This design comes from an exercise in tuning for small area on the open sky130 flow, not from production work. At most, simulation tests tie the RTL to the original design; equivalence was not proved. Not every run is shown, and edits may drop behaviour that the tests do not exercise. The RTL of runs 5 to 7 and 9 was laid out without a check of its function.

==> design/flow/design.v <==
module top_logic_n_packs(
	input we,
	output led0,
	input led1,
	output reg led2,
	output reg led3,
	input reset,
	input tx_clk,
	input txinit_done,
	output [31:0] tx_data,
	output tx_k
);
localparam [2:0] S0 = 3'd0, S1 = 3'd1, S2F = 3'd2, S2 = 3'd3, S3 = 3'd4, S4A = 3'd5, S4B = 3'd6, SD = 3'd7;
reg [2:0] fsm;
reg [2:0] pk;         
reg [13:0] cnt;       
reg [6:0] r;          
reg sync0, sync1;     
reg st, al;           
wire [38:0] x;
assign x[38:32] = r;
genvar gi;
generate for (gi = 0; gi < 32; gi = gi + 1) begin : g_prbs
	assign x[gi] = x[gi+7] ^ x[gi+6];
end endgenerate
wire [19:0] crc;
assign crc[0] = ~x[26];
assign crc[1] = ~(x[2] ^ x[29]);
assign crc[2] = ~(x[2] ^ x[3]);
assign crc[3] = ~(x[0] ^ x[5]);
assign crc[4] = ~(x[1] ^ x[5]);
assign crc[5] = ~(x[1] ^ x[24]);
assign crc[6] = (x[0] ^ x[4]);
assign crc[7] = x[31];
assign crc[8] = ~(x[3] ^ x[11]);
assign crc[9] = (x[0] ^ (x[3] ^ x[11]));
assign crc[10] = (x[2] ^ x[22]);
assign crc[11] = ~(x[0] ^ x[8]);
assign crc[12] = (x[0] ^ x[34]);
assign crc[13] = ~(x[1] ^ x[35]);
assign crc[14] = (x[2] ^ x[36]);
assign crc[15] = ~(x[0] ^ x[5]);
assign crc[16] = ~(x[0] ^ x[8]);
assign crc[17] = (x[0] ^ (x[1] ^ x[24]));
assign crc[18] = ~x[27];
assign crc[19] = (x[1] ^ (x[0] ^ x[34]));
wire in_s2 = (fsm == S2);
wire term = cnt[0] & cnt[1] & cnt[2] & cnt[3] & cnt[4] & cnt[5] & cnt[6] & cnt[7] & cnt[10] & cnt[11] & cnt[12] & cnt[13];
wire en = in_s2 | (fsm == S3) | ((fsm == S2F) & (pk == 3'd0));
wire link = (fsm != S0) & (fsm != SD);
always @(posedge tx_clk) begin
	sync0 <= txinit_done;
	sync1 <= sync0;
	cnt <= in_s2 ? {cnt[12:0], cnt[13] ^ cnt[4] ^ cnt[2] ^ cnt[0]} : 14'd11303;
	if (en) r <= x[6:0];
	case (fsm)
		S0: if (we) fsm <= S1;
		S1: fsm <= S2F;
		S2F: fsm <= S2;
		S2: if (term) fsm <= S3;
		S3: fsm <= S4A;
		S4A: fsm <= S4B;
		S4B: begin pk <= pk + 3'd1; fsm <= (pk == 3'd7) ? SD : S1; end
		default: ;
	endcase
	if (sync1) st <= 1'b1;
	if ((fsm == S1) & (st | sync1)) al <= 1'b1;
	if (reset) begin
		fsm <= S0;
		pk <= 3'd0;
		r <= 7'd110;
		st <= 1'b0;
		al <= 1'b0;
	end
end
wire eop = al & (fsm == S4A);
wire sop = al & (fsm == S2F);
wire dat = al & ((fsm == S2) | (fsm == S3));
wire idle = st & ~eop & ~sop & ~dat;
assign tx_k = eop | sop | idle;
assign tx_data[31:28] = {4{dat}} & x[38:35];
assign tx_data[27:8] = ({20{eop}} & crc) | ({20{dat}} & x[34:15]);
assign tx_data[7:0] = ({8{eop}} & 8'hDC) | ({8{sop}} & 8'h3C) | ({8{idle}} & 8'hBC) | ({8{dat}} & x[14:7]);
assign led0 = txinit_done;
always @(*) begin
	led2 = link;
	led3 = we;
end
endmodule
==> design/flow/run.sh <==
#!/bin/bash
# synth_recipe.tcl (not shown) runs the flow's synth.tcl, then flattens the netlist and writes it again
# the make line also repeats each setting of config.mk as NAME=value (left out here)
make -C /OpenROAD-flow-scripts/flow DESIGN_CONFIG=/design/flow/config.mk WORK_HOME=/design/flow/orfs CLKGATE_MAP_FILE= SYNTH_SCRIPT=/design/flow/synth_recipe.tcl finish
==> design/flow/config.mk <==
export PLATFORM = sky130hd
export DESIGN_NAME = top_logic_n_packs
export DESIGN_NICKNAME = top_logic_n_packs
export VERILOG_FILES = /design/flow/design.v
export SDC_FILE = /design/flow/constraint.sdc
export NUM_CORES = 4
export LEC_CHECK = 0
export CAP_MARGIN = 20
export CORE_MARGIN = 2
export CORE_UTILIZATION = 40
export PLACE_DENSITY = 0.6
export SLEW_MARGIN = 20
==> design/flow/constraint.sdc <==
create_clock -name core_clock -period 5.0 [get_ports {tx_clk}]
set_input_delay 1.0000 -clock core_clock [delete_from_list [all_inputs] [get_ports {tx_clk}]]
set_output_delay 1.0000 -clock core_clock [all_outputs]
set_load 0.01 [all_outputs]
==> results.cfg, run 1 <==
[logic_synthesis]
synth_top_family_by_area = XOR/XNOR gates
synthesis.instances = 253
yosys.area_share.simple = 0.1865
syn_area_per_cell_um2 = 8.298
syn_nets = 261
synthXorXnorAreaFrac = 0.2247
yosys_warnings = 1

[setup_path]
crit_path_start_kind = register
crit_chain = and3b_1, o21a_1, a221oi_1, a21oi_1, clkdlybuf4s50_1
slowest_delay_ns = 0.63
path_class = register to output port

[finish]
fillers = 514
drive_above_1_share = 0.07473
antennaDiodeCount = 0
fin_cells = 351
top_register = cnt
multiInputGateArea_um2 = 1333
clock_tree_area_fraction = 0.04528
design.seq.count = 31
multi_input_area_share = 0.5130
buf_share = 0.1561
signal_buffers = 41
inverters = 9

[floorplan]
tapCellCount = 70
core_um2 = 5075
row_count = 26

[timing]
fin_setup_tns_ns = 0
hold_violations = 0
rsz0062_at_grt = false
relSlewSlack = 0.5657
worst_slack_ns = 1.133
fin_crit_sh = 0.7735

[clock_tree]
post_cts_resized = 0
cts_buffers = 5
postCtsSetupRepairBufs = 0

[detailed_routing]
met2RoutedLength_um = 2177
met3_length_um = 206
wl_per_cell_um = 13.64

[global_route]
antenna_found_initial = 0
grt_pass1_wl_um = 8100
grt.busiest_layer = met2

[status]
status = complete, no violations

[placement]
dp.cells = 343
run_1/io_placement.png
Drawn at 6 px/µm. Pins as bars across the die edge, other pins in gray.
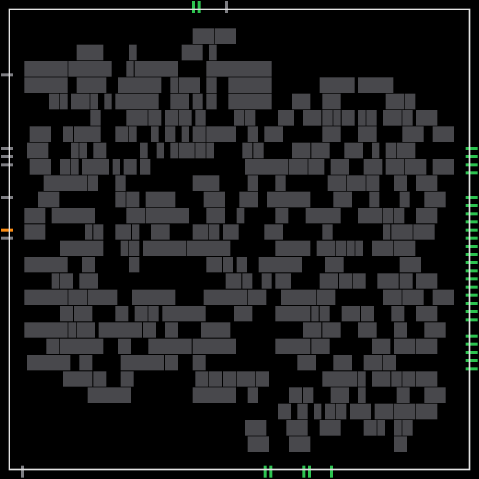
legend:
  we:
    color: orange
    pins: 1
    direction: input
    edge: west
  tx_data:
    color: green
    pins: 32
    direction: output
    edge: 25 east, 5 south, 2 north
all pins by edge: 25 east, 7 west, 6 south, 3 north

run_1/congestion.png
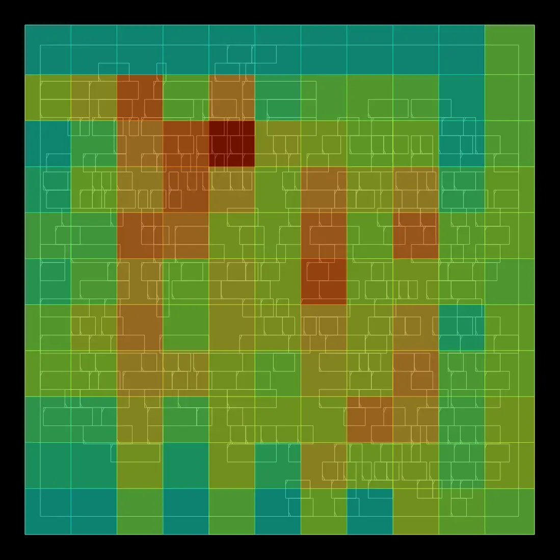
total track usage: 0.1693
grt met1 use: 0.2132

run_1/layer_met2.png
Drawn at 6 px/µm. Cells faint in the background.
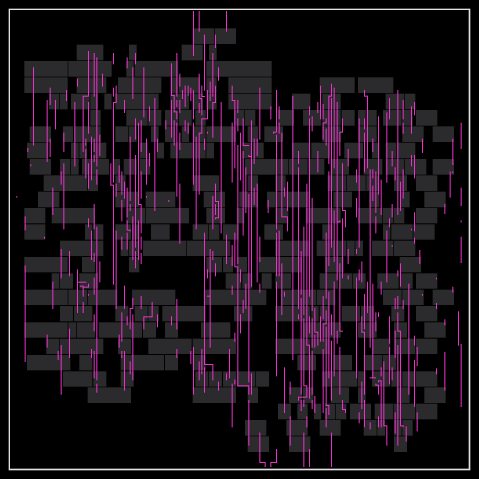
wire length on this layer: 2180 µm
share of all routed wire: 45%
longest straight run: 43.9 µm
nets with wire on the layer: 229

==> run 2, diff against run 1 <==
--- a/design/flow/config.mk
+++ b/design/flow/config.mk
@@ -5,6 +5,7 @@
 export SDC_FILE = /design/flow/constraint.sdc
 export NUM_CORES = 4
 export LEC_CHECK = 0
+export ABC_AREA = 1
 export CAP_MARGIN = 20
 export CORE_MARGIN = 2
 export CORE_UTILIZATION = 40
run_2/flops_by_reg.png
Drawn at 4 px/µm. Other sequential cells in the stronger gray, the rest of the logic in the fainter gray.
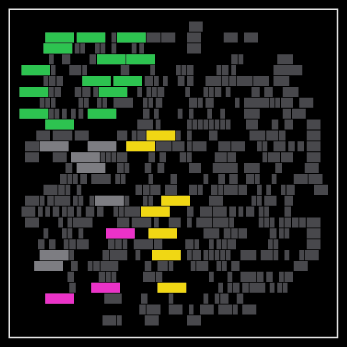
legend:
  pk:
    color: magenta
    flops: 3
  cnt:
    color: green
    flops: 14
    where: north-west
  r:
    color: yellow
    flops: 7

==> run 2 against run 1 <==
Compared with the run above: fmax is 0.48% higher; first-iteration DRC count is 19% lower; die area is 14% higher.
==> results.cfg, run 2 <==
[status]
status = complete, no violations

[clock_tree]
ctsHoldBuffers = 0
clk_pin_slew_ns = 0.06
post_cts_resized = 0
cts_buffers = 5
postCtsSetupRepairBufs = 0
cts-root-buf = clkbuf_8

[logic_synthesis]
synth_compound_area_frac = 0.1203
synthXorXnorAreaFrac = 0.04355
syn_area_per_cell_um2 = 6.818
synth_top_family_by_area = simple AND/OR/NAND/NOR gates
synthAdderAreaFrac = 0.01555
post-synth-top-count-cell = nand2_1
yosys_warnings = 1
syn_nets = 362
yosys.area_share.simple = 0.4406
synthesis.instances = 354

[finish]
antennaDiodeCount = 0
drive_above_1_share = 0.1825
buf_share = 0.1355
syn_to_final_growth_pct = 19.34
top_register = cnt
multiInputGateArea_um2 = 1496
fin_cells = 464
signal_buffers = 39
design.seq.count = 31
clock_tree_area_fraction = 0.03041
multi_input_area_share = 0.5196
inverters = 47
n_clock_buffer = 6
fillers = 631

[floorplan]
core_um2 = 5886
tapCellCount = 75
fp.dieH_um = 81.68
row_count = 28
ios = 41
start_util = 0.4101

[global_route]
grt_pass1_wl_um = 9701
grt_use_total = 0.1877
grt.busiest_layer = met2
antenna_found_initial = 0

[setup_path]
cp.arrival_ns = 2.85
slowest_delay_ns = 0.59
worstSetupPathDepth = 9
cp-end-kind = output port
path_class = register to output port
crit_top_cell = inv_1
cp-endpoint = tx_data[14]
crit_slowest_cell = clkdlybuf4s50_1
r2r_cells = 13
crit_path_start_kind = register
crit_chain = inv_1, nor2_1, inv_1, nor2_1, nand2_1, inv_1, nand2_1, o221ai_1, clkdlybuf4s50_1

[timing]
fin_setup_tns_ns = 0
rsz0062_at_grt = false
worst_slack_ns = 1.151
hold_violations = 0
relSlewSlack = 0.5665
min_period_ns = 3.849
fin_crit_sh = 0.7698

[detailed_routing]
met2RoutedLength_um = 2808
wl_per_cell_um = 12.61
met3_length_um = 208
viasPerCell = 4.918
drc = 0
ant_nets = 0
initialDrtViolationCount = 77
vias = 2282

[placement]
hpwl_um = 4609
dp.cells = 457

[run]
maxCapViolCount = 0
run_2/congestion.png
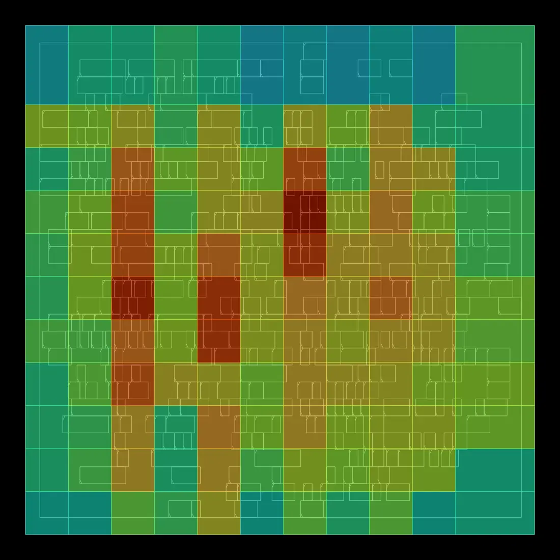
met3 Use GR: 0.02418
final core occ: 0.4894
grt met1 use: 0.2326

==> run 3, diff against run 2 <==
==> design/flow/flow/run.sh (new file) <==
#!/bin/bash
# Own layout flow: the standard flow, with small port buffers and no CTS dummy loads.
set -euo pipefail
export BUFFER_PORTS_ARGS="-buffer_cell sky130_fd_sc_hd__buf_1"
export CTS_ARGS="-sink_clustering_enable -repair_clock_nets -dont_use_dummy_load"
bash standard.sh > standard.log 2>&1
==> design/flow/standard.sh (new file) <==
#!/bin/bash
# synth_recipe.tcl (not shown) runs the flow's synth.tcl, then flattens the netlist and writes it again
# the make line also repeats each setting of config.mk as NAME=value (left out here)
make -C /OpenROAD-flow-scripts/flow DESIGN_CONFIG=/design/flow/config.mk WORK_HOME=/design/flow/orfs CLKGATE_MAP_FILE= SYNTH_SCRIPT=/design/flow/synth_recipe.tcl "${@:-finish}"
--- a/design/flow/config.mk
+++ b/design/flow/config.mk
@@ -5,7 +5,6 @@
 export SDC_FILE = /design/flow/constraint.sdc
 export NUM_CORES = 4
 export LEC_CHECK = 0
-export ABC_AREA = 1
 export CAP_MARGIN = 20
 export CORE_MARGIN = 2
 export CORE_UTILIZATION = 40
removed: design/flow/run.sh
run_3/flops_by_reg.png
Drawn at 4 px/µm. Other sequential cells in the stronger gray, the rest of the logic in the fainter gray.
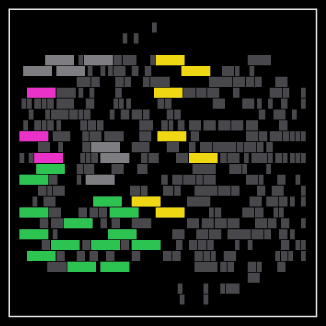
legend:
  cnt:
    color: green
    flops: 14
    where: south-west
  pk:
    color: magenta
    flops: 3
  r:
    color: yellow
    flops: 7

==> run 3 against run 2 <==
Compared with the run above: global-route usage decreased by 2.2 points; count of clock-buffer cells in the layout shrank 1; utilization down 3.7 points; via count down 21%; critical path type unchanged; synthesized cell count down 29%; register-to-register slack better by 0.07 ns; non-clock buffer count increased by 1; clock skew increased by 0.0089 ns; first-iteration DRC count increased by 31%; still clean.
==> results.cfg, run 3 <==
[logic_synthesis]
yosys_warnings = 1
yosys.area_share.simple = 0.1865
synthesis.instances = 253
synthAdderAreaFrac = 0.01788
synth_top_family_by_area = XOR/XNOR gates
synth_compound_area_frac = 0.2056
syn_area_per_cell_um2 = 8.298
post-synth-top-count-cell = dfxtp_1
syn_nets = 261
synthXorXnorAreaFrac = 0.2247

[detailed_routing]
viasPerCell = 5.190
drc = 0
initialDrtViolationCount = 101
vias = 1801
wl_per_cell_um = 13.49
met2RoutedLength_um = 2056

[finish]
top_register = cnt
syn_to_final_growth_pct = 9.416
antennaDiodeCount = 0
inverters = 9
clock_tree_area_fraction = 0.02996
buf_share = 0.06699
multiInputGateArea_um2 = 1333
drive_above_1_share = 0.06137
signal_buffers = 40

[setup_path]
crit_path_start_kind = register
r2r_cells = 4
cp-end-kind = output port
cp.arrival_ns = 2.45
slowest_delay_ns = 0.62
cp-endpoint = tx_data[19]
path_class = register to output port
crit_chain = and3b_1, o21a_1, a221oi_1, a21oi_1, buf_1

[global_route]
grtUsageMet3 = 0.04147
antenna_found_initial = 0

[placement]
dp.cells = 342
hpwl_um = 3305

[timing]
fin_crit_sh = 0.6897
rsz0062_at_grt = false
relSlewSlack = 0.5451
fin_setup_tns_ns = 0
worst_slack_ns = 1.552

[floorplan]
fp.dieH_um = 76.45
tapCellCount = 70
start_util = 0.4137
core_um2 = 5075
row_count = 26

[clock_tree]
cts-root-buf = clkbuf_8
post_cts_resized = 0
cts_buffers = 5
clk_pin_slew_ns = 0.06
ctsHoldBuffers = 0
postCtsSetupRepairBufs = 0

[run]
maxCapViolCount = 0

[status]
status = complete, no violations
run_3/congestion.png
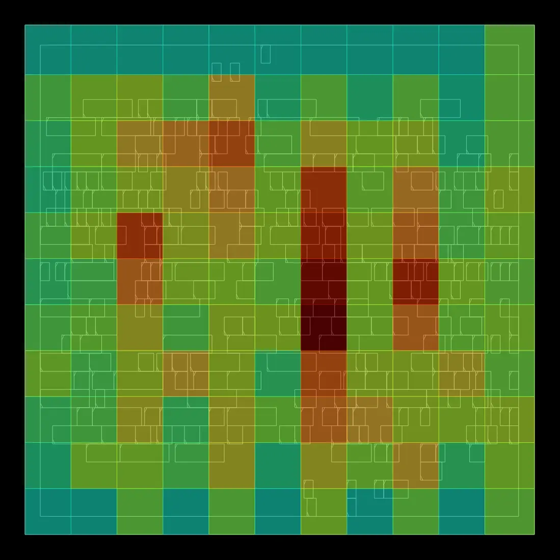
final core occ: 0.4527
grt met2 use: 0.2611
GR peak layer: met2
grt met1 use: 0.2108

==> run 4, diff against run 3 <==
==> design/flow/flow/run.sh (replaced) <==
#!/bin/bash
# Own layout flow: the standard flow (standard.sh) with
#  - synthesis mapped by ABC with an area-recovery script (flow/area.abc) instead of the
#    speed script; everything else in the synthesis script is the standard flow's (synth_recipe.tcl),
#  - small port buffers (buf_1),
#  - a clock tree without dummy loads.
set -euo pipefail
W=$PWD
{
  echo "proc abc {args} {"
  echo "  set i [lsearch -exact \$args -script]"
  echo "  if {\$i >= 0} { lset args [expr {\$i + 1}] $W/flow/area.abc }"
  echo "  yosys abc {*}\$args"
  echo "}"
  cat synth_recipe.tcl
} > own_synth.tcl
sed "s#SYNTH_SCRIPT=[^ ]*#SYNTH_SCRIPT=$W/own_synth.tcl#" standard.sh > own_standard.sh
grep -q "SYNTH_SCRIPT=$W/own_synth.tcl" own_standard.sh
export BUFFER_PORTS_ARGS="-buffer_cell sky130_fd_sc_hd__buf_1"
export CTS_ARGS="-sink_clustering_enable -repair_clock_nets -dont_use_dummy_load"
bash own_standard.sh > standard.log 2>&1
==> design/flow/flow/area.abc (new file) <==
strash
&get -n
&st
&dch -f
&nf -R 1000
&put
run_4/layer_met2.png
Drawn at 6 px/µm. Cells faint in the background.
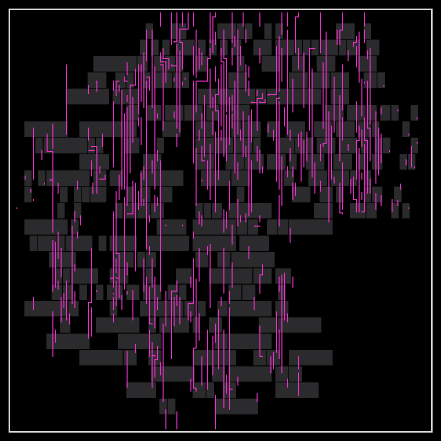
wire length on this layer: 1740 µm
main direction: vertical

==> run 4 against run 3 <==
Compared with the run above: synthesized cell count down 18%; highest routed layer unchanged; worst setup slack worse by 0.47 ns; still clean on timing, DRC and antenna; fmax down 12%; register-to-register slack worse by 0.70 ns.
==> results.cfg, run 4 <==
[status]
status = complete, no violations

[detailed_routing]
vias = 1582
wl_per_cell_um = 13.54
met3_length_um = 246
initialDrtViolationCount = 84
viasPerCell = 5.238
met2RoutedLength_um = 1736

[logic_synthesis]
synthAdderAreaFrac = 0.02143
syn_area_per_cell_um2 = 8.422
post-synth-top-count-cell = xnor2_1
synthesis.instances = 208
yosys_warnings = 1
syn_nets = 216
synthXorXnorAreaFrac = 0.2450
yosys.area_share.simple = 0.1914
synth_top_family_by_area = XOR/XNOR gates

[finish]
drive_above_1_share = 0.02400
fin_cells = 302
fillers = 440
clock_tree_area_fraction = 0.03401
post-route-util = 0.4712
top_register = cnt
buf_share = 0.07236
inverters = 6
antennaDiodeCount = 0
design.seq.count = 31
signal_buffers = 39

[floorplan]
ios = 41
core_um2 = 4294
start_util = 0.4079
fp.dieH_um = 70.18

[placement]
hpwl_um = 2945

[timing]
min_period_ns = 3.918
rsz0062_at_grt = false
fin_crit_sh = 0.7837
setup_viol = 0
worst_slack_ns = 1.082
hold_violations = 0
relSlewSlack = 0.4920

[clock_tree]
post_cts_resized = 0
cts-root-buf = clkbuf_8
postCtsSetupRepairBufs = 0
clk_pin_slew_ns = 0.06
cts_buffers = 5

[global_route]
groute.layer.met2.usage = 0.2571
grt_pass1_wl_um = 6672
grt.busiest_layer = met2
antenna_found_initial = 0
grt_use_total = 0.1710

[setup_path]
path_class = register to output port
crit_slowest_cell = dfxtp_1
crit_top_cell = nand2_1
r2r_cells = 6
slowest_delay_ns = 0.48
cp-endpoint = tx_data[3]
crit_chain = nand2_1, nor2_1, a21o_1, nand2_1, nand4_1, and3_1, o21ai_0, buf_1
cp.arrival_ns = 2.92
crit_path_start_kind = register

[run]
maxCapViolCount = 0
run_4/detail.png
Region (8, 8) to (28, 28) µm. Cells in gray, sequential cells in the stronger gray; small squares are vias.
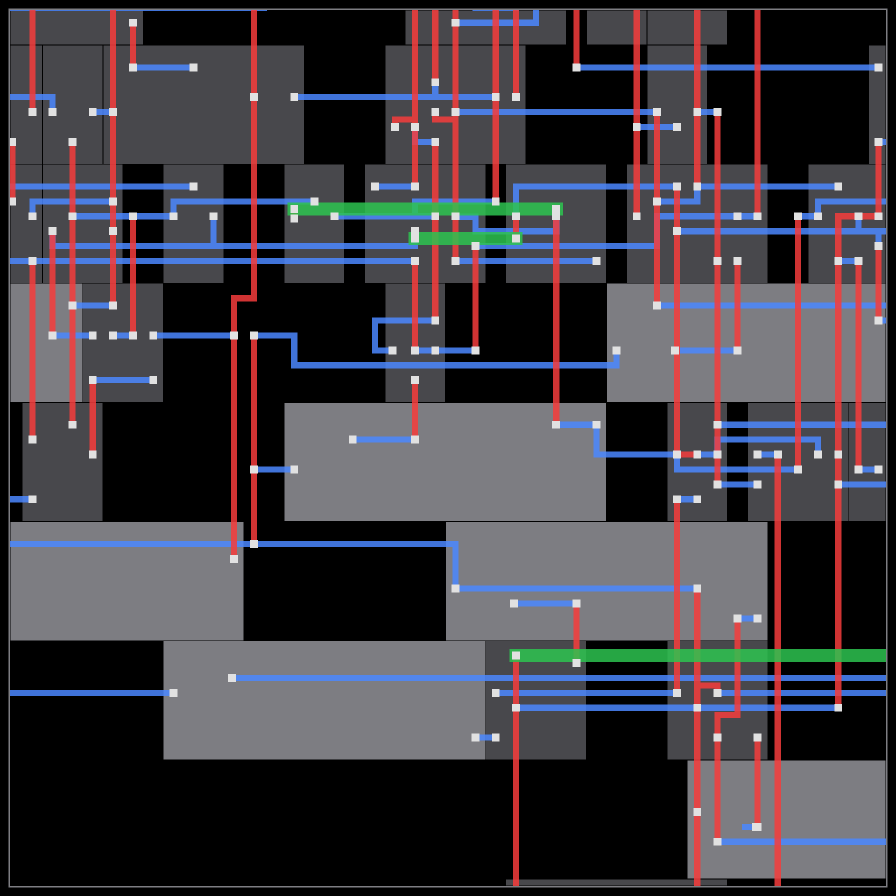
legend:
  metal 2:
    color: red
  metal 1:
    color: blue
  metal 3:
    color: green
netlist names of flops here include: cnt (3), fsm (2)
cells with their middle in the window: 25
sequential cells in the window: 6
most frequent: dfxtp_1 (6), nand2_1 (4), nor2_1 (3)

==> run 5, diff against run 4 <==
==> design/flow/design.v (replaced) <==
module top_logic_n_packs(
	input we,
	output led0,
	input led1,
	output reg led2,
	output reg led3,
	input reset,
	input tx_clk,
	input txinit_done,
	output [31:0] tx_data,
	output tx_k
);
localparam [2:0] S0 = 3'd0, S1 = 3'd1, S2F = 3'd2, S2 = 3'd3, S3 = 3'd4, S4A = 3'd5, S4B = 3'd6, SD = 3'd7;
reg [2:0] fsm;
reg [2:0] pk;         
reg [13:0] cnt;       
reg [6:0] r;          
reg sync0, sync1;     
reg st, al;           
wire f7 = r[5] ^ r[6];
wire f9 = r[4] ^ r[6];
wire f12 = r[5] ^ r[0];
wire f13 = r[4] ^ r[1];
wire f6 = f12 ^ f13;
wire f0 = f6 ^ f7;
wire f14 = f0 ^ f12;
wire f15 = r[5] ^ f13;
wire f16 = r[4] ^ f14;
wire f19 = f7 ^ r[3];
wire f18 = f12 ^ f19;
wire f4 = f16 ^ f18;
wire f20 = f6 ^ f18;
wire f22 = r[6] ^ f20;
wire f11 = f22 ^ r[2];
wire f5 = f11 ^ f12;
wire f10 = f4 ^ f11;
wire f3 = f9 ^ f10;
wire f17 = f3 ^ f15;
wire f23 = f9 ^ r[3];
wire f24 = f4 ^ r[2];
wire f25 = f11 ^ f23;
wire f26 = f12 ^ f24;
wire f27 = f13 ^ f25;
wire f28 = f0 ^ f24;
wire f29 = f0 ^ f10;
wire f30 = r[5] ^ f11;
wire f31 = f0 ^ f16;
wire f68 = f0 ^ f23;
wire f69 = r[5] ^ f24;
wire f70 = r[4] ^ f25;
wire f71 = f3 ^ f26;
wire f72 = f4 ^ f27;
wire f75 = f7 ^ f30;
wire f82 = f3 ^ f11;
wire f83 = f4 ^ f12;
wire f96 = r[5] ^ f31;
wire f97 = f3 ^ r[1];
wire f103 = f0 ^ f4;
wire f116 = r[5] ^ f3;
wire [31:0] o = {f31, f30, f29, f28, f27, f26, f25, f24, f23, f22, r[3], f20, f19, f18, f17, f16, f15, f14, f13, f12, f11, f10, f9, r[6], f7, f6, f5, f4, f3, r[4], r[5], f0};   
wire [19:0] crc;
assign crc[0] = ~f19;
assign crc[1] = ~f83;
assign crc[2] = ~f116;
assign crc[3] = ~f71;
assign crc[4] = ~f97;
assign crc[5] = ~r[2];
assign crc[6] = f96;
assign crc[7] = f24;
assign crc[8] = ~f75;
assign crc[9] = r[0];
assign crc[10] = r[1];
assign crc[11] = ~f72;
assign crc[12] = f68;
assign crc[13] = ~f69;
assign crc[14] = f70;
assign crc[15] = ~f71;
assign crc[16] = ~f72;
assign crc[17] = f82;
assign crc[18] = ~f20;
assign crc[19] = f103;
wire in_s2 = (fsm == S2);
wire term = cnt[0] & cnt[1] & cnt[2] & cnt[3] & cnt[4] & cnt[5] & cnt[6] & cnt[7] & cnt[10] & cnt[11] & cnt[12] & cnt[13];
wire en = in_s2 | (fsm == S3) | ((fsm == S2F) & (pk == 3'd0));
wire link = (fsm != S0) & (fsm != SD);
always @(posedge tx_clk) begin
	sync0 <= txinit_done;
	sync1 <= sync0;
	cnt <= in_s2 ? {cnt[12:0], cnt[13] ^ cnt[4] ^ cnt[2] ^ cnt[0]} : 14'd11303;
	if (en) r <= {f103, f96, f97, f116, f30, r[3], f20};
	case (fsm)
		S0: if (we) fsm <= S1;
		S1: fsm <= S2F;
		S2F: fsm <= S2;
		S2: if (term) fsm <= S3;
		S3: fsm <= S4A;
		S4A: fsm <= S4B;
		S4B: begin pk <= pk + 3'd1; fsm <= (pk == 3'd7) ? SD : S1; end
		default: ;
	endcase
	if (sync1) st <= 1'b1;
	if ((fsm == S1) & (st | sync1)) al <= 1'b1;
	if (reset) begin
		fsm <= S0;
		pk <= 3'd0;
		r <= 7'd67;
		st <= 1'b0;
		al <= 1'b0;
	end
end
wire eop = al & (fsm == S4A);
wire sop = al & (fsm == S2F);
wire dat = al & ((fsm == S2) | (fsm == S3));
wire idle = st & ~eop & ~sop & ~dat;
assign tx_k = eop | sop | idle;
assign tx_data[31:28] = {4{dat}} & o[31:28];
assign tx_data[27:8] = ({20{eop}} & crc) | ({20{dat}} & o[27:8]);
assign tx_data[7:0] = ({8{eop}} & 8'hDC) | ({8{sop}} & 8'h3C) | ({8{idle}} & 8'hBC) | ({8{dat}} & o[7:0]);
assign led0 = txinit_done;
always @(*) begin
	led2 = link;
	led3 = we;
end
endmodule
run_5/congestion.png
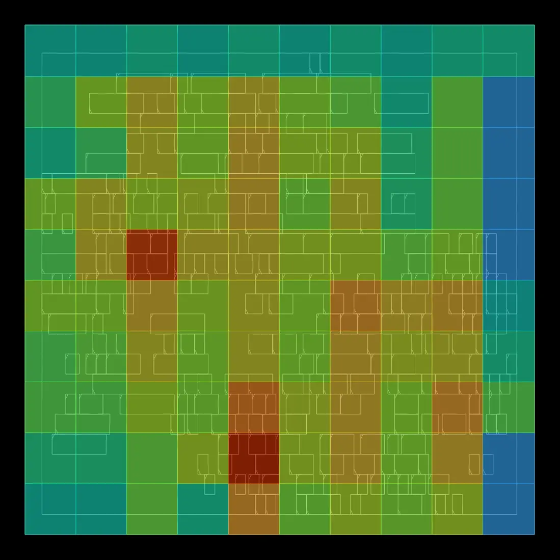
total track usage: 0.1676
grt met2 use: 0.2415
grt met1 use: 0.2541

==> run 5 against run 4 <==
Compared with the run above: still clean; non-clock buffer count up 7; design area down 0.62%; critical path depth up 3; global-route usage down 0.34 points; cell count up 0.33%; clock skew down 0.0084 ns; worst setup slack worse by 0.31 ns; utilization up 2.8 points.
==> results.cfg, run 5 <==
[setup_path]
path_class = register to output port
crit_slowest_cell = dfxtp_1
cp-endpoint = tx_data[10]
r2r_cells = 11
slowest_delay_ns = 0.54
crit_path_start_kind = register
worstSetupPathDepth = 11
cp-end-kind = output port
cp.arrival_ns = 3.23

[floorplan]
fp.dieH_um = 69.11
core_um2 = 4029
start_util = 0.4208
ios = 41

[logic_synthesis]
synthesis.instances = 204
synth.yosys.seq_area_share = 0.3661
synth_top_family_by_area = XOR/XNOR gates
synthXorXnorAreaFrac = 0.2118
synth_compound_area_frac = 0.1646
syn_nets = 212
yosys_warnings = 1
syn_area_per_cell_um2 = 8.311
synthAdderAreaFrac = 0.02214
yosys.area_share.simple = 0.2015
post-synth-top-count-cell = dfxtp_1
synth.area.top_cells = dfxtp_1 (37%), xnor2_1 (13%), xor2_1 (7.7%)

[timing]
min_period_ns = 4.232
rsz0062_at_grt = false
hold_violations = 0
setup_viol = 0
relSlewSlack = 0.3190
fin_crit_sh = 0.8465

[global_route]
grt_pass1_wl_um = 6568
grt.busiest_layer = met1
grtUsageMet3 = 0.03801
antenna_found_initial = 0

[detailed_routing]
met2RoutedLength_um = 1640
ant_nets = 0
met3_length_um = 195
initialDrtViolationCount = 68
drc = 0
viasPerCell = 5.132
wl_per_cell_um = 12.90

[placement]
dp.cells = 298
hpwl_um = 2872

[finish]
buf_share = 0.09894
inverters = 6
post-route-util = 0.4991
multiInputGateArea_um2 = 1037
clock_tree_area_fraction = 0.03423
signal_buffers = 46
fin_cells = 303
top_register = cnt
syn_to_final_growth_pct = 18.60
n_clock_buffer = 5
antennaDiodeCount = 0
drive_above_1_share = 0.04743

[clock_tree]
cts-root-buf = clkbuf_8
ctsHoldBuffers = 0
cts_buffers = 5
postCtsSetupRepairBufs = 0
clk_pin_slew_ns = 0.06

[status]
status = complete, no violations

[run]
maxCapViolCount = 0
run_5/io_placement.png
Drawn at 6 px/µm. Pins as bars across the die edge, other pins in gray.
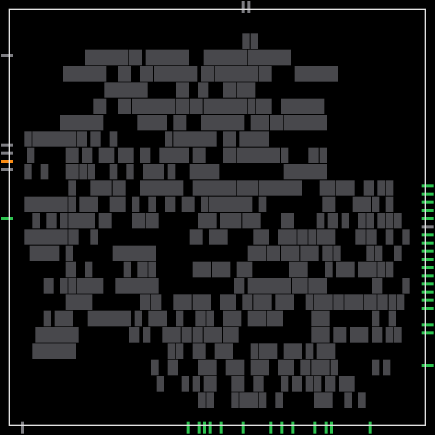
legend:
  tx_data:
    color: green
    pins: 32
    direction: output
    edge: 18 east, 13 south, 1 west
  we:
    color: orange
    pins: 1
    direction: input
    edge: west
all pins by edge: 19 east, 14 south, 6 west, 2 north

==> run 6, diff against run 5 <==
--- a/design/flow/flow/run.sh
+++ b/design/flow/flow/run.sh
@@ -17,5 +17,5 @@
 sed "s#SYNTH_SCRIPT=[^ ]*#SYNTH_SCRIPT=$W/own_synth.tcl#" standard.sh > own_standard.sh
 grep -q "SYNTH_SCRIPT=$W/own_synth.tcl" own_standard.sh
 export BUFFER_PORTS_ARGS="-buffer_cell sky130_fd_sc_hd__buf_1"
-export CTS_ARGS="-sink_clustering_enable -repair_clock_nets -dont_use_dummy_load"
+export CTS_ARGS="-sink_clustering_enable -sink_clustering_size 40 -sink_clustering_max_diameter 500 -repair_clock_nets -dont_use_dummy_load -buf_list sky130_fd_sc_hd__clkbuf_8"
 bash own_standard.sh > standard.log 2>&1
--- a/design/flow/config.mk
+++ b/design/flow/config.mk
@@ -8,5 +8,6 @@
 export CAP_MARGIN = 20
 export CORE_MARGIN = 2
 export CORE_UTILIZATION = 40
+export GPL_TIMING_DRIVEN = 0
 export PLACE_DENSITY = 0.6
 export SLEW_MARGIN = 20
run_6/layer_met2.png
Drawn at 6 px/µm. Cells faint in the background.
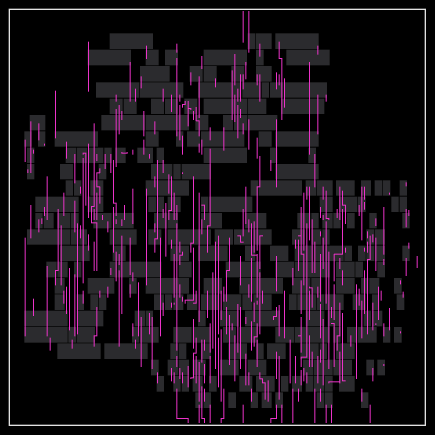
longest straight run: 22.3 µm
main direction: vertical
wire length on this layer: 1600 µm

==> run 6 against run 5 <==
Compared with the run above: first-iteration DRC count shrank 24%; critical endpoint unchanged; via count is 0.32% higher; critical path depth fell by 1; highest routed layer unchanged; count of clock-buffer cells in the layout unchanged; utilization shrank 0.19 points; sequential cell count stayed put.
==> results.cfg, run 6 <==
[placement]
dp.cells = 293
hpwl_um = 2789

[logic_synthesis]
post-synth-top-count-cell = dfxtp_1
yosys_warnings = 1
synth.yosys.seq_area_share = 0.3661
synth_compound_area_frac = 0.1646
synthAdderAreaFrac = 0.02214
synth.area.top_cells = dfxtp_1 (37%), xnor2_1 (13%), xor2_1 (7.7%)
syn_nets = 212
syn_area_per_cell_um2 = 8.311
synth_top_family_by_area = XOR/XNOR gates
yosys.area_share.simple = 0.2015
synthesis.instances = 204
synthXorXnorAreaFrac = 0.2118

[detailed_routing]
wl_per_cell_um = 12.86
met2RoutedLength_um = 1602
ant_nets = 0
initialDrtViolationCount = 52
vias = 1560
viasPerCell = 5.235
drc = 0

[clock_tree]
post_cts_resized = 3
postCtsSetupRepairBufs = 0
cts_buffers = 5
cts-root-buf = clkbuf_8
ctsHoldBuffers = 0
clk_pin_slew_ns = 0.06

[global_route]
antenna_found_initial = 0
gr-usage-met1 = 0.2384
grtUsageMet3 = 0.04825
grt_use_total = 0.1675
groute.layer.met2.usage = 0.2500
grt_pass1_wl_um = 6555

[setup_path]
crit_slowest_cell = dfxtp_1
slowest_delay_ns = 0.58
worstSetupPathDepth = 10
r2r_cells = 10
path_class = register to output port
crit_chain = xor2_2, xnor2_1, xor2_2, xnor2_1, xnor2_2, xor2_1, xor2_2, xnor2_1, o21ai_0, buf_1
cp-end-kind = output port
cp-endpoint = tx_data[10]
cp.arrival_ns = 3.76

[floorplan]
row_count = 23
start_util = 0.4208
ios = 41
core_um2 = 4029

[timing]
worst_slack_ns = 0.2442
setup_viol = 0
hold_violations = 0
fin_crit_sh = 0.9512
fin_setup_tns_ns = 0
relSlewSlack = 0.3222

[finish]
fin_cells = 298
syn_to_final_growth_pct = 18.15
clock_tree_area_fraction = 0.03435
multi_input_area_share = 0.5328
post-route-util = 0.4972
top_register = cnt
inverters = 6
n_clock_buffer = 5
multiInputGateArea_um2 = 1067
drive_above_1_share = 0.04435
fillers = 422
antennaDiodeCount = 0

[status]
status = complete, no violations
run_6/flops_by_reg.png
Drawn at 6 px/µm. Other sequential cells in the stronger gray, the rest of the logic in the fainter gray.
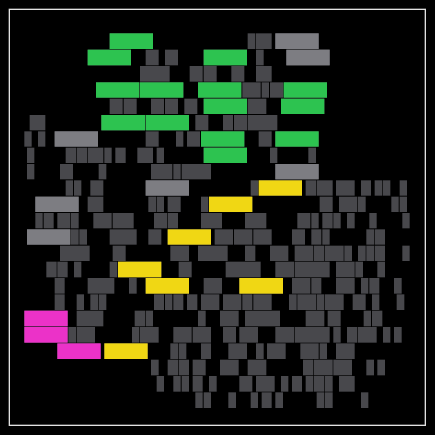
legend:
  r:
    color: yellow
    flops: 7
  pk:
    color: magenta
    flops: 3
  cnt:
    color: green
    flops: 14
    where: north
not colored: 7

==> run 7, diff against run 6 <==
--- a/design/flow/flow/run.sh
+++ b/design/flow/flow/run.sh
@@ -17,5 +17,5 @@
 sed "s#SYNTH_SCRIPT=[^ ]*#SYNTH_SCRIPT=$W/own_synth.tcl#" standard.sh > own_standard.sh
 grep -q "SYNTH_SCRIPT=$W/own_synth.tcl" own_standard.sh
 export BUFFER_PORTS_ARGS="-buffer_cell sky130_fd_sc_hd__buf_1"
-export CTS_ARGS="-sink_clustering_enable -sink_clustering_size 40 -sink_clustering_max_diameter 500 -repair_clock_nets -dont_use_dummy_load -buf_list sky130_fd_sc_hd__clkbuf_8"
+export CTS_ARGS="-sink_clustering_enable -sink_clustering_size 40 -sink_clustering_max_diameter 500 -repair_clock_nets -dont_use_dummy_load -buf_list sky130_fd_sc_hd__clkbuf_4"
 bash own_standard.sh > standard.log 2>&1
run_7/detail.png
Region (7, 7) to (27, 27) µm. Cells in gray, sequential cells in the stronger gray; small squares are vias.
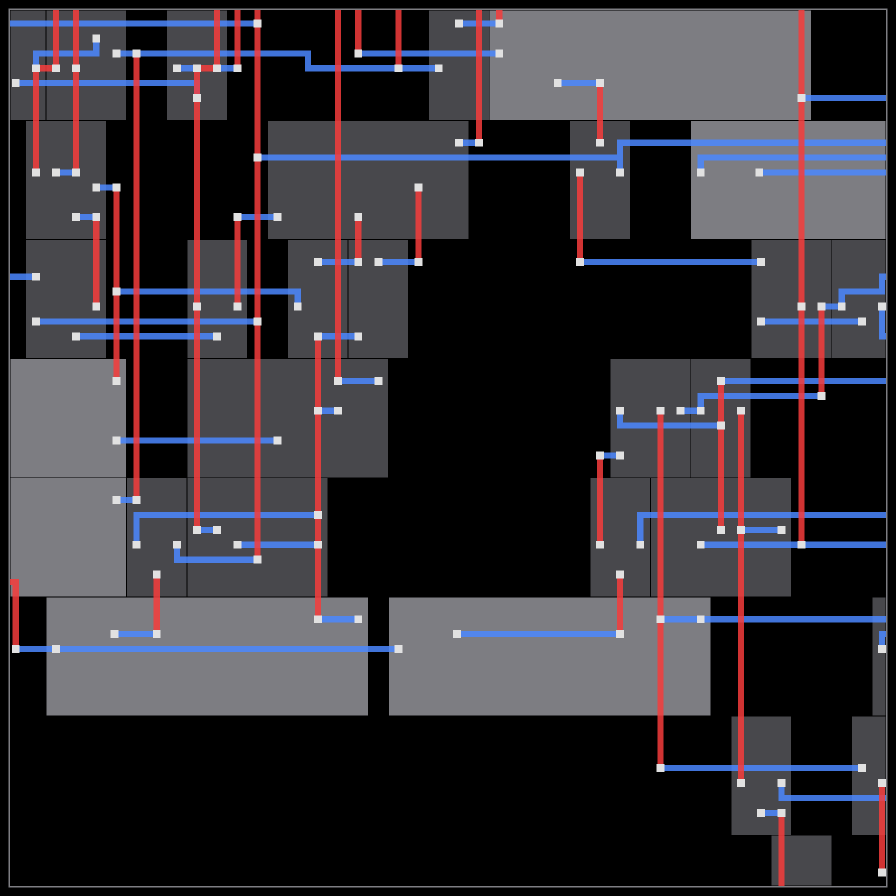
legend:
  metal 2:
    color: red
  metal 1:
    color: blue
cells with their middle in the window: 24
sequential cells in the window: 4
netlist names of flops here include: r (3), pk (1)
most frequent: nor2_1 (6), dfxtp_1 (4)

==> run 7 against run 6 <==
Compared with the run above: sequential cell count unchanged; critical path depth unchanged; area after synthesis unchanged; worst hold slack better by 0.0081 ns; first-iteration DRC count down 17%; via count down 0.96%; critical path type unchanged; highest routed layer unchanged.
==> results.cfg, run 7 <==
[logic_synthesis]
synthXorXnorAreaFrac = 0.2118
ys.flop_type = dfxtp_1
synthesis.instances = 204
synth_compound_area_frac = 0.1646
yosys_warnings = 1
synthAdderAreaFrac = 0.02214
post-synth-top-count-cell = dfxtp_1
synth.yosys.seq_area_share = 0.3661
synth_top_family_by_area = XOR/XNOR gates
syn_area_per_cell_um2 = 8.311
synth.area.top_cells = dfxtp_1 (37%), xnor2_1 (13%), xor2_1 (7.7%)
synth_area_leader_cell = dfxtp_1
yosys.area_share.simple = 0.2015
syn_nets = 212
async_flop_share = 0

[finish]
n_clock_buffer = 5
clock_tree_area_fraction = 0.01889
fillers = 420
final_common_cell = buf_1
post-route-util = 0.4932
antennaDiodeCount = 0
fin_cells = 298
syn_to_final_growth_pct = 17.20
multiInputGateArea_um2 = 1082
largestRegisters = cnt (14), r (7)
inverters = 6
design.seq.count = 31
top_register = cnt
buf_share = 0.08123
largest_reg_flops = 14
drive_above_1_share = 0.05242
design_area_um2 = 1987
signal_buffers = 41
multi_input_area_share = 0.5447

[detailed_routing]
initialDrtViolationCount = 43
met2RoutedLength_um = 1569
ant_nets = 0
viasPerCell = 5.185
wl_per_cell_um = 12.74
vias = 1545
met3_length_um = 186
drc = 0

[clock_tree]
clk_latency_ns = 0.33
ctsHoldBuffers = 0
cts_buffers = 5
clock-sinks = 31
cts-root-buf = clkbuf_4
post_cts_resized = 3
postCtsSetupRepairBufs = 0
clk_pin_slew_ns = 0.10

[status]
status = complete, no violations

[hold_path]
min_path_type = register to register

[global_route]
antenna_found_initial = 0
groute.layer.met2.usage = 0.2489
gr-usage-met1 = 0.2384
grt_pass1_wl_um = 6548
grtUsageMet3 = 0.04825
grt.busiest_layer = met2
grt_use_total = 0.1672

[run]
maxCapViolCount = 0

[setup_path]
cp.arrival_ns = 3.78
path_class = register to output port
crit_required_ns = 4.00
crit_chain = xor2_2, xnor2_2, xor2_2, xnor2_1, xnor2_2, xor2_1, xor2_2, xnor2_1, o21ai_0, buf_1
crit_slowest_cell = dfxtp_1
slowest_delay_ns = 0.60
crit_path_start_kind = register
cp-endpoint = tx_data[10]
rrSetupSlack_ns = 1.59
cp-end-kind = output port
r2r_cells = 10
crit_top_cell = xor2_2
worstSetupPathDepth = 10

[floorplan]
start_util = 0.4208
core_um2 = 4029
tapCellCount = 50
dieWidth_um = 69.11
die_area_um2 = 4776
ios = 41
row_count = 23
fp.dieH_um = 69.11

[placement]
hpwl_um = 2789
dp.cells = 293
portBuffers = 39

[timing]
setup_viol = 0
rsz0062_at_grt = false
fin_setup_tns_ns = 0
hold_violations = 0
min_period_ns = 4.776
worst_slack_ns = 0.2236
fin_crit_sh = 0.9553
relSlewSlack = 0.3249

[power_and_ir_drop]
run_7/layer_met2.png
Drawn at 6 px/µm. Cells faint in the background.
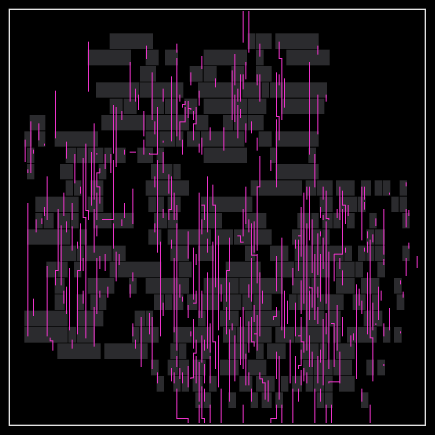
share of all routed wire: 41%
wire length on this layer: 1570 µm
main direction: vertical

==> run 8, diff against run 7 <==
--- a/design/flow/design.v
+++ b/design/flow/design.v
@@ -10,7 +10,7 @@
 	output [31:0] tx_data,
 	output tx_k
 );
-localparam [2:0] S0 = 3'd0, S1 = 3'd1, S2F = 3'd2, S2 = 3'd3, S3 = 3'd4, S4A = 3'd5, S4B = 3'd6, SD = 3'd7;
+localparam [2:0] S0 = 3'b000, S1 = 3'b001, S2F = 3'b011, S2 = 3'b010, S3 = 3'b110, S4A = 3'b111, S4B = 3'b101, SD = 3'b100;
 reg [2:0] fsm;
 reg [2:0] pk;         
 reg [13:0] cnt;       
@@ -21,41 +21,41 @@
 wire f9 = r[4] ^ r[6];
 wire f12 = r[5] ^ r[0];
 wire f13 = r[4] ^ r[1];
+wire f83 = r[3] ^ r[1];
+wire f96 = r[4] ^ r[0];
+wire f4 = f12 ^ f83;
 wire f6 = f12 ^ f13;
+wire f10 = r[2] ^ f96;
+wire f14 = f7 ^ f13;
+wire f15 = r[5] ^ f13;
+wire f16 = f7 ^ r[1];
+wire f19 = f7 ^ r[3];
+wire f23 = f9 ^ r[3];
+wire f26 = r[2] ^ f83;
+wire f31 = r[5] ^ f96;
+wire f68 = r[0] ^ f83;
 wire f0 = f6 ^ f7;
-wire f14 = f0 ^ f12;
-wire f15 = r[5] ^ f13;
-wire f16 = r[4] ^ f14;
-wire f19 = f7 ^ r[3];
-wire f18 = f12 ^ f19;
-wire f4 = f16 ^ f18;
-wire f20 = f6 ^ f18;
-wire f22 = r[6] ^ f20;
-wire f11 = f22 ^ r[2];
-wire f5 = f11 ^ f12;
-wire f10 = f4 ^ f11;
 wire f3 = f9 ^ f10;
-wire f17 = f3 ^ f15;
-wire f23 = f9 ^ r[3];
+wire f5 = f10 ^ f83;
+wire f11 = f4 ^ f10;
+wire f17 = f10 ^ f16;
+wire f18 = f4 ^ f16;
+wire f20 = f13 ^ f19;
+wire f22 = f4 ^ f96;
 wire f24 = f4 ^ r[2];
-wire f25 = f11 ^ f23;
-wire f26 = f12 ^ f24;
-wire f27 = f13 ^ f25;
-wire f28 = f0 ^ f24;
+wire f25 = f16 ^ r[2];
+wire f28 = f14 ^ f26;
+wire f30 = r[4] ^ f26;
+wire f69 = f26 ^ r[0];
+wire f70 = f14 ^ r[2];
+wire f71 = f4 ^ f7;
+wire f82 = f4 ^ f9;
+wire f103 = r[5] ^ f23;
+wire f27 = f3 ^ f31;
 wire f29 = f0 ^ f10;
-wire f30 = r[5] ^ f11;
-wire f31 = f0 ^ f16;
-wire f68 = f0 ^ f23;
-wire f69 = r[5] ^ f24;
-wire f70 = r[4] ^ f25;
-wire f71 = f3 ^ f26;
-wire f72 = f4 ^ f27;
+wire f72 = f5 ^ r[6];
 wire f75 = f7 ^ f30;
-wire f82 = f3 ^ f11;
-wire f83 = f4 ^ f12;
-wire f96 = r[5] ^ f31;
 wire f97 = f3 ^ r[1];
-wire f103 = f0 ^ f4;
 wire f116 = r[5] ^ f3;
 wire [31:0] o = {f31, f30, f29, f28, f27, f26, f25, f24, f23, f22, r[3], f20, f19, f18, f17, f16, f15, f14, f13, f12, f11, f10, f9, r[6], f7, f6, f5, f4, f3, r[4], r[5], f0};   
 wire [19:0] crc;
@@ -112,7 +112,7 @@
 wire sop = al & (fsm == S2F);
 wire dat = al & ((fsm == S2) | (fsm == S3));
 wire idle = st & ~eop & ~sop & ~dat;
-assign tx_k = eop | sop | idle;
+assign tx_k = st & ~dat;   
 assign tx_data[31:28] = {4{dat}} & o[31:28];
 assign tx_data[27:8] = ({20{eop}} & crc) | ({20{dat}} & o[27:8]);
 assign tx_data[7:0] = ({8{eop}} & 8'hDC) | ({8{sop}} & 8'h3C) | ({8{idle}} & 8'hBC) | ({8{dat}} & o[7:0]);
run_8/flops_by_reg.png
Drawn at 6 px/µm. Other sequential cells in the stronger gray, the rest of the logic in the fainter gray.
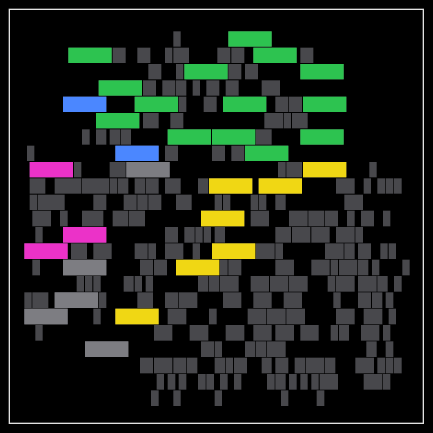
legend:
  pk:
    color: magenta
    flops: 3
  fsm:
    color: blue
    flops: 2
  cnt:
    color: green
    flops: 14
  r:
    color: yellow
    flops: 7
    where: center
not colored: 5

==> run 8 against run 7 <==
Compared with the run above: global-route usage fell by 0.70 points; sequential cell count did not move; critical path type unchanged.
==> results.cfg, run 8 <==
[status]
status = complete, no violations

[clock_tree]
ctsHoldBuffers = 0
postCtsSetupRepairBufs = 0
cts-root-buf = clkbuf_4
clk_pin_slew_ns = 0.10
clk_latency_ns = 0.32
cts_buffers = 5
clock-sinks = 31

[finish]
drive_above_1_share = 0.02905
signal_buffers = 41
top_register = cnt
syn_to_final_growth_pct = 14.69
buf_share = 0.08387
design_area_um2 = 1924
post-route-util = 0.4776
design.seq.count = 31
largest_reg_flops = 14
final_common_cell = buf_1
n_clock_buffer = 5
inverters = 3
clock_tree_area_fraction = 0.01951
antennaDiodeCount = 0
multi_input_area_share = 0.5358
fin_cells = 291
multiInputGateArea_um2 = 1031

[global_route]
gr-usage-met1 = 0.2204
grt_pass1_wl_um = 5651
grt_use_total = 0.1602
antenna_found_initial = 0
grtUsageMet3 = 0.04383
grt.busiest_layer = met2
groute.layer.met2.usage = 0.2464

[timing]
worst_slack_ns = 1.250
fin_crit_sh = 0.7501
setup_viol = 0
rsz0062_at_grt = false
min_period_ns = 3.750
hold_violations = 0
relSlewSlack = 0.4116

[detailed_routing]
drc = 0
viasPerCell = 5.189
vias = 1510
wl_per_cell_um = 12.77
met3_length_um = 165
ant_nets = 0
met2RoutedLength_um = 1654

[placement]
dp.cells = 286
placed_cell_area_um2 = 1887
portBuffers = 39
gp_congestion = 0.8242
hpwl_um = 2711

[setup_path]
r2r_cells = 6
path_class = register to output port
cp-endpoint = tx_data[12]
crit_path_start_kind = register
worstSetupPathDepth = 6
rrSetupSlack_ns = 2.51
slowest_delay_ns = 0.53
crit_slowest_cell = xor2_1
crit_chain = xor2_1, xnor2_1, xnor2_1, xnor2_1, o22ai_1, buf_1
cp.arrival_ns = 2.75
crit_required_ns = 4.00

[floorplan]
die_area_um2 = 4729
dieWidth_um = 68.77
row_count = 23
fp.dieH_um = 68.77
ios = 41
core_um2 = 4029
start_util = 0.4165

[hold_path]
min_path_type = register to register

[logic_synthesis]
synth.area.top_cells = dfxtp_1 (37%), xnor2_1 (13%), xor2_1 (8.4%)
post-synth-top-count-cell = dfxtp_1
yosys_warnings = 1
synth.yosys.seq_area_share = 0.3699
synth_compound_area_frac = 0.1685
synth_top_family_by_area = simple AND/OR/NAND/NOR gates
syn_nets = 205
syn_area_per_cell_um2 = 8.517
synthesis.instances = 197
synthAdderAreaFrac = 0.02237
ys.flop_type = dfxtp_1
synth_area_leader_cell = dfxtp_1
async_flop_share = 0

[run]
maxCapViolCount = 0
run_8/layer_met2.png
Drawn at 6 px/µm. Cells faint in the background.
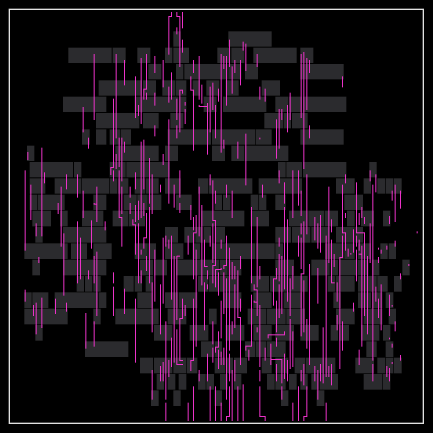
longest straight run: 29.2 µm
main direction: vertical
wire length on this layer: 1650 µm
nets with wire on the layer: 197

--- run 9: outline of the changes from run 8 ---
design/flow/design.v: 124 -> 557 lines; modules unchanged: 0
  top_logic_n_packs: edited, 124 -> 557 lines
==> design/flow/run.sh (new file) <==
#!/bin/bash
# synth_recipe.tcl (not shown) runs the flow's synth.tcl, then flattens the netlist and writes it again
# the make line also repeats each setting of config.mk as NAME=value (left out here)
make -C /OpenROAD-flow-scripts/flow DESIGN_CONFIG=/design/flow/config.mk WORK_HOME=/design/flow/orfs CLKGATE_MAP_FILE= SYNTH_SCRIPT=/design/flow/synth_recipe.tcl finish
--- a/design/flow/config.mk
+++ b/design/flow/config.mk
@@ -9,5 +9,4 @@
 export CORE_MARGIN = 2
 export CORE_UTILIZATION = 40
-export GPL_TIMING_DRIVEN = 0
 export PLACE_DENSITY = 0.6
 export SLEW_MARGIN = 20
removed: design/flow/flow/run.sh
removed: design/flow/flow/area.abc
removed: design/flow/standard.sh
run_9/flops_by_reg.png
Drawn at 2 px/µm. Other sequential cells in the stronger gray, the rest of the logic in the fainter gray.
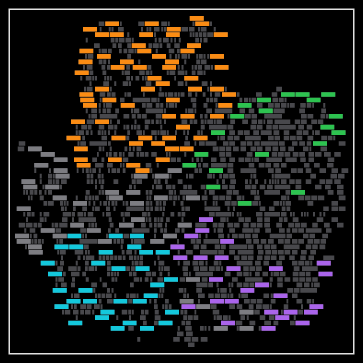
legend:
  pack_index:
    color: cyan
    flops: 32
  index:
    color: orange
    flops: 64
  o:
    color: purple
    flops: 27
  crc_encoder_crc_cur:
    color: green
    flops: 20

==> run 9 against run 8 <==
Compared with the run above: still clean; via count grew to 5.8 times the previous value; clock skew shrank 0.016 ns; fmax shrank 5.1%; utilization shrank 3.3 points; first-iteration DRC count grew to 10 times the previous value; die area grew to 6.2 times the previous value.
==> results.cfg, run 9 <==
[setup_path]
crit_top_cell = and2_1
cp-end-kind = output port
crit_slowest_cell = and2_1
rrSetupSlack_ns = 2.07
path_class = register to output port
cp-endpoint = tx_data[16]
r2r_cells = 7

[detailed_routing]
ant_nets = 0
viasPerCell = 5.089
met2RoutedLength_um = 12090
initialDrtViolationCount = 674

[clock_tree]
ctsHoldBuffers = 0
cts_buffers = 17
cts-root-buf = clkbuf_16

[timing]
min_period_ns = 3.950
fin_setup_tns_ns = 0
hold_violations = 0

[floorplan]
core_um2 = 27710
dieWidth_um = 171.5

[finish]
multi_input_area_share = 0.5681
top_register = index
drive_above_1_share = 0.04273
inverters = 31
antennaDiodeCount = 0
largest_reg_flops = 64
syn_to_final_growth_pct = 9.916
n_clock_buffer = 17

[global_route]
grtUsageMet3 = 0.03336
antenna_found_initial = 0
gr-usage-met1 = 0.2437
grt.busiest_layer = met2

[logic_synthesis]
syn_nets = 1368
synthesis.instances = 1358
synth.area.top_cells = dfxtp_1 (33%), xnor2_1 (21%), nor2_1 (7.9%)
synth_area_leader_cell = dfxtp_1
synthXorXnorAreaFrac = 0.3125

[status]
status = complete, no violations

[hold_path]
min_path_type = register to register
run_9/layer_met2.png
Drawn at 3 px/µm. Cells faint in the background.
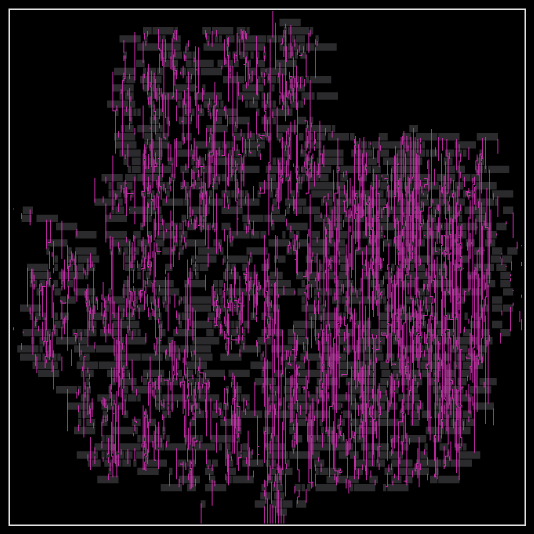
nets with wire on the layer: 1050
main direction: vertical
wire length on this layer: 12100 µm
share of all routed wire: 46%
longest straight run: 54.4 µm

-- re-timing with driven ports --
Ports are ideal in the flow. The routed layouts listed here were re-timed in OpenROAD.
Step 1 sets driving cells, clkbuf_16 on the clock port and buf_2 on the other inputs (assumed; they add their load-dependent delay and slew).
Step 2 also shifts input and output timing later by t, the mid clock arrival at the registers, as if the neighbouring blocks saw the same clock.
Three values: ideal ports, drivers, drivers and shift; two values: the first two.
run	t (ns)	setup slack, ns	worst hold slack (ns)	worst register clock-pin slew, ns	worst slew at a driven data input, ns
run 1	0.303	1.133 / 1.108 / 1.412	0.326 / 0.326 / 0.326	0.07 / 0.07	0.03
run 2	0.296	1.151 / 1.125 / 1.421	0.333 / 0.333 / 0.333	0.06 / 0.06	0.03
run 3	0.301	1.552 / 1.528 / 1.829	0.325 / 0.325 / 0.325	0.06 / 0.06	0.03
run 4	0.301	1.082 / 1.056 / 1.357	0.330 / 0.330 / 0.330	0.07 / 0.07	0.03
run 5	0.293	0.768 / 0.744 / 1.038	0.330 / 0.330 / 0.330	0.06 / 0.06	0.03
run 6	0.294	0.244 / 0.220 / 0.514	0.329 / 0.329 / 0.329	0.06 / 0.06	0.03
run 7	0.336	0.224 / 0.204 / 0.540	0.337 / 0.337 / 0.337	0.10 / 0.10	0.03
run 8	0.323	1.250 / 1.228 / 1.551	0.331 / 0.331 / 0.331	0.10 / 0.10	0.03
run 9	0.483	1.050 / 0.999 / 1.482	0.330 / 0.330 / 0.330	0.08 / 0.08	0.03
After both steps every run listed still meets setup and hold.
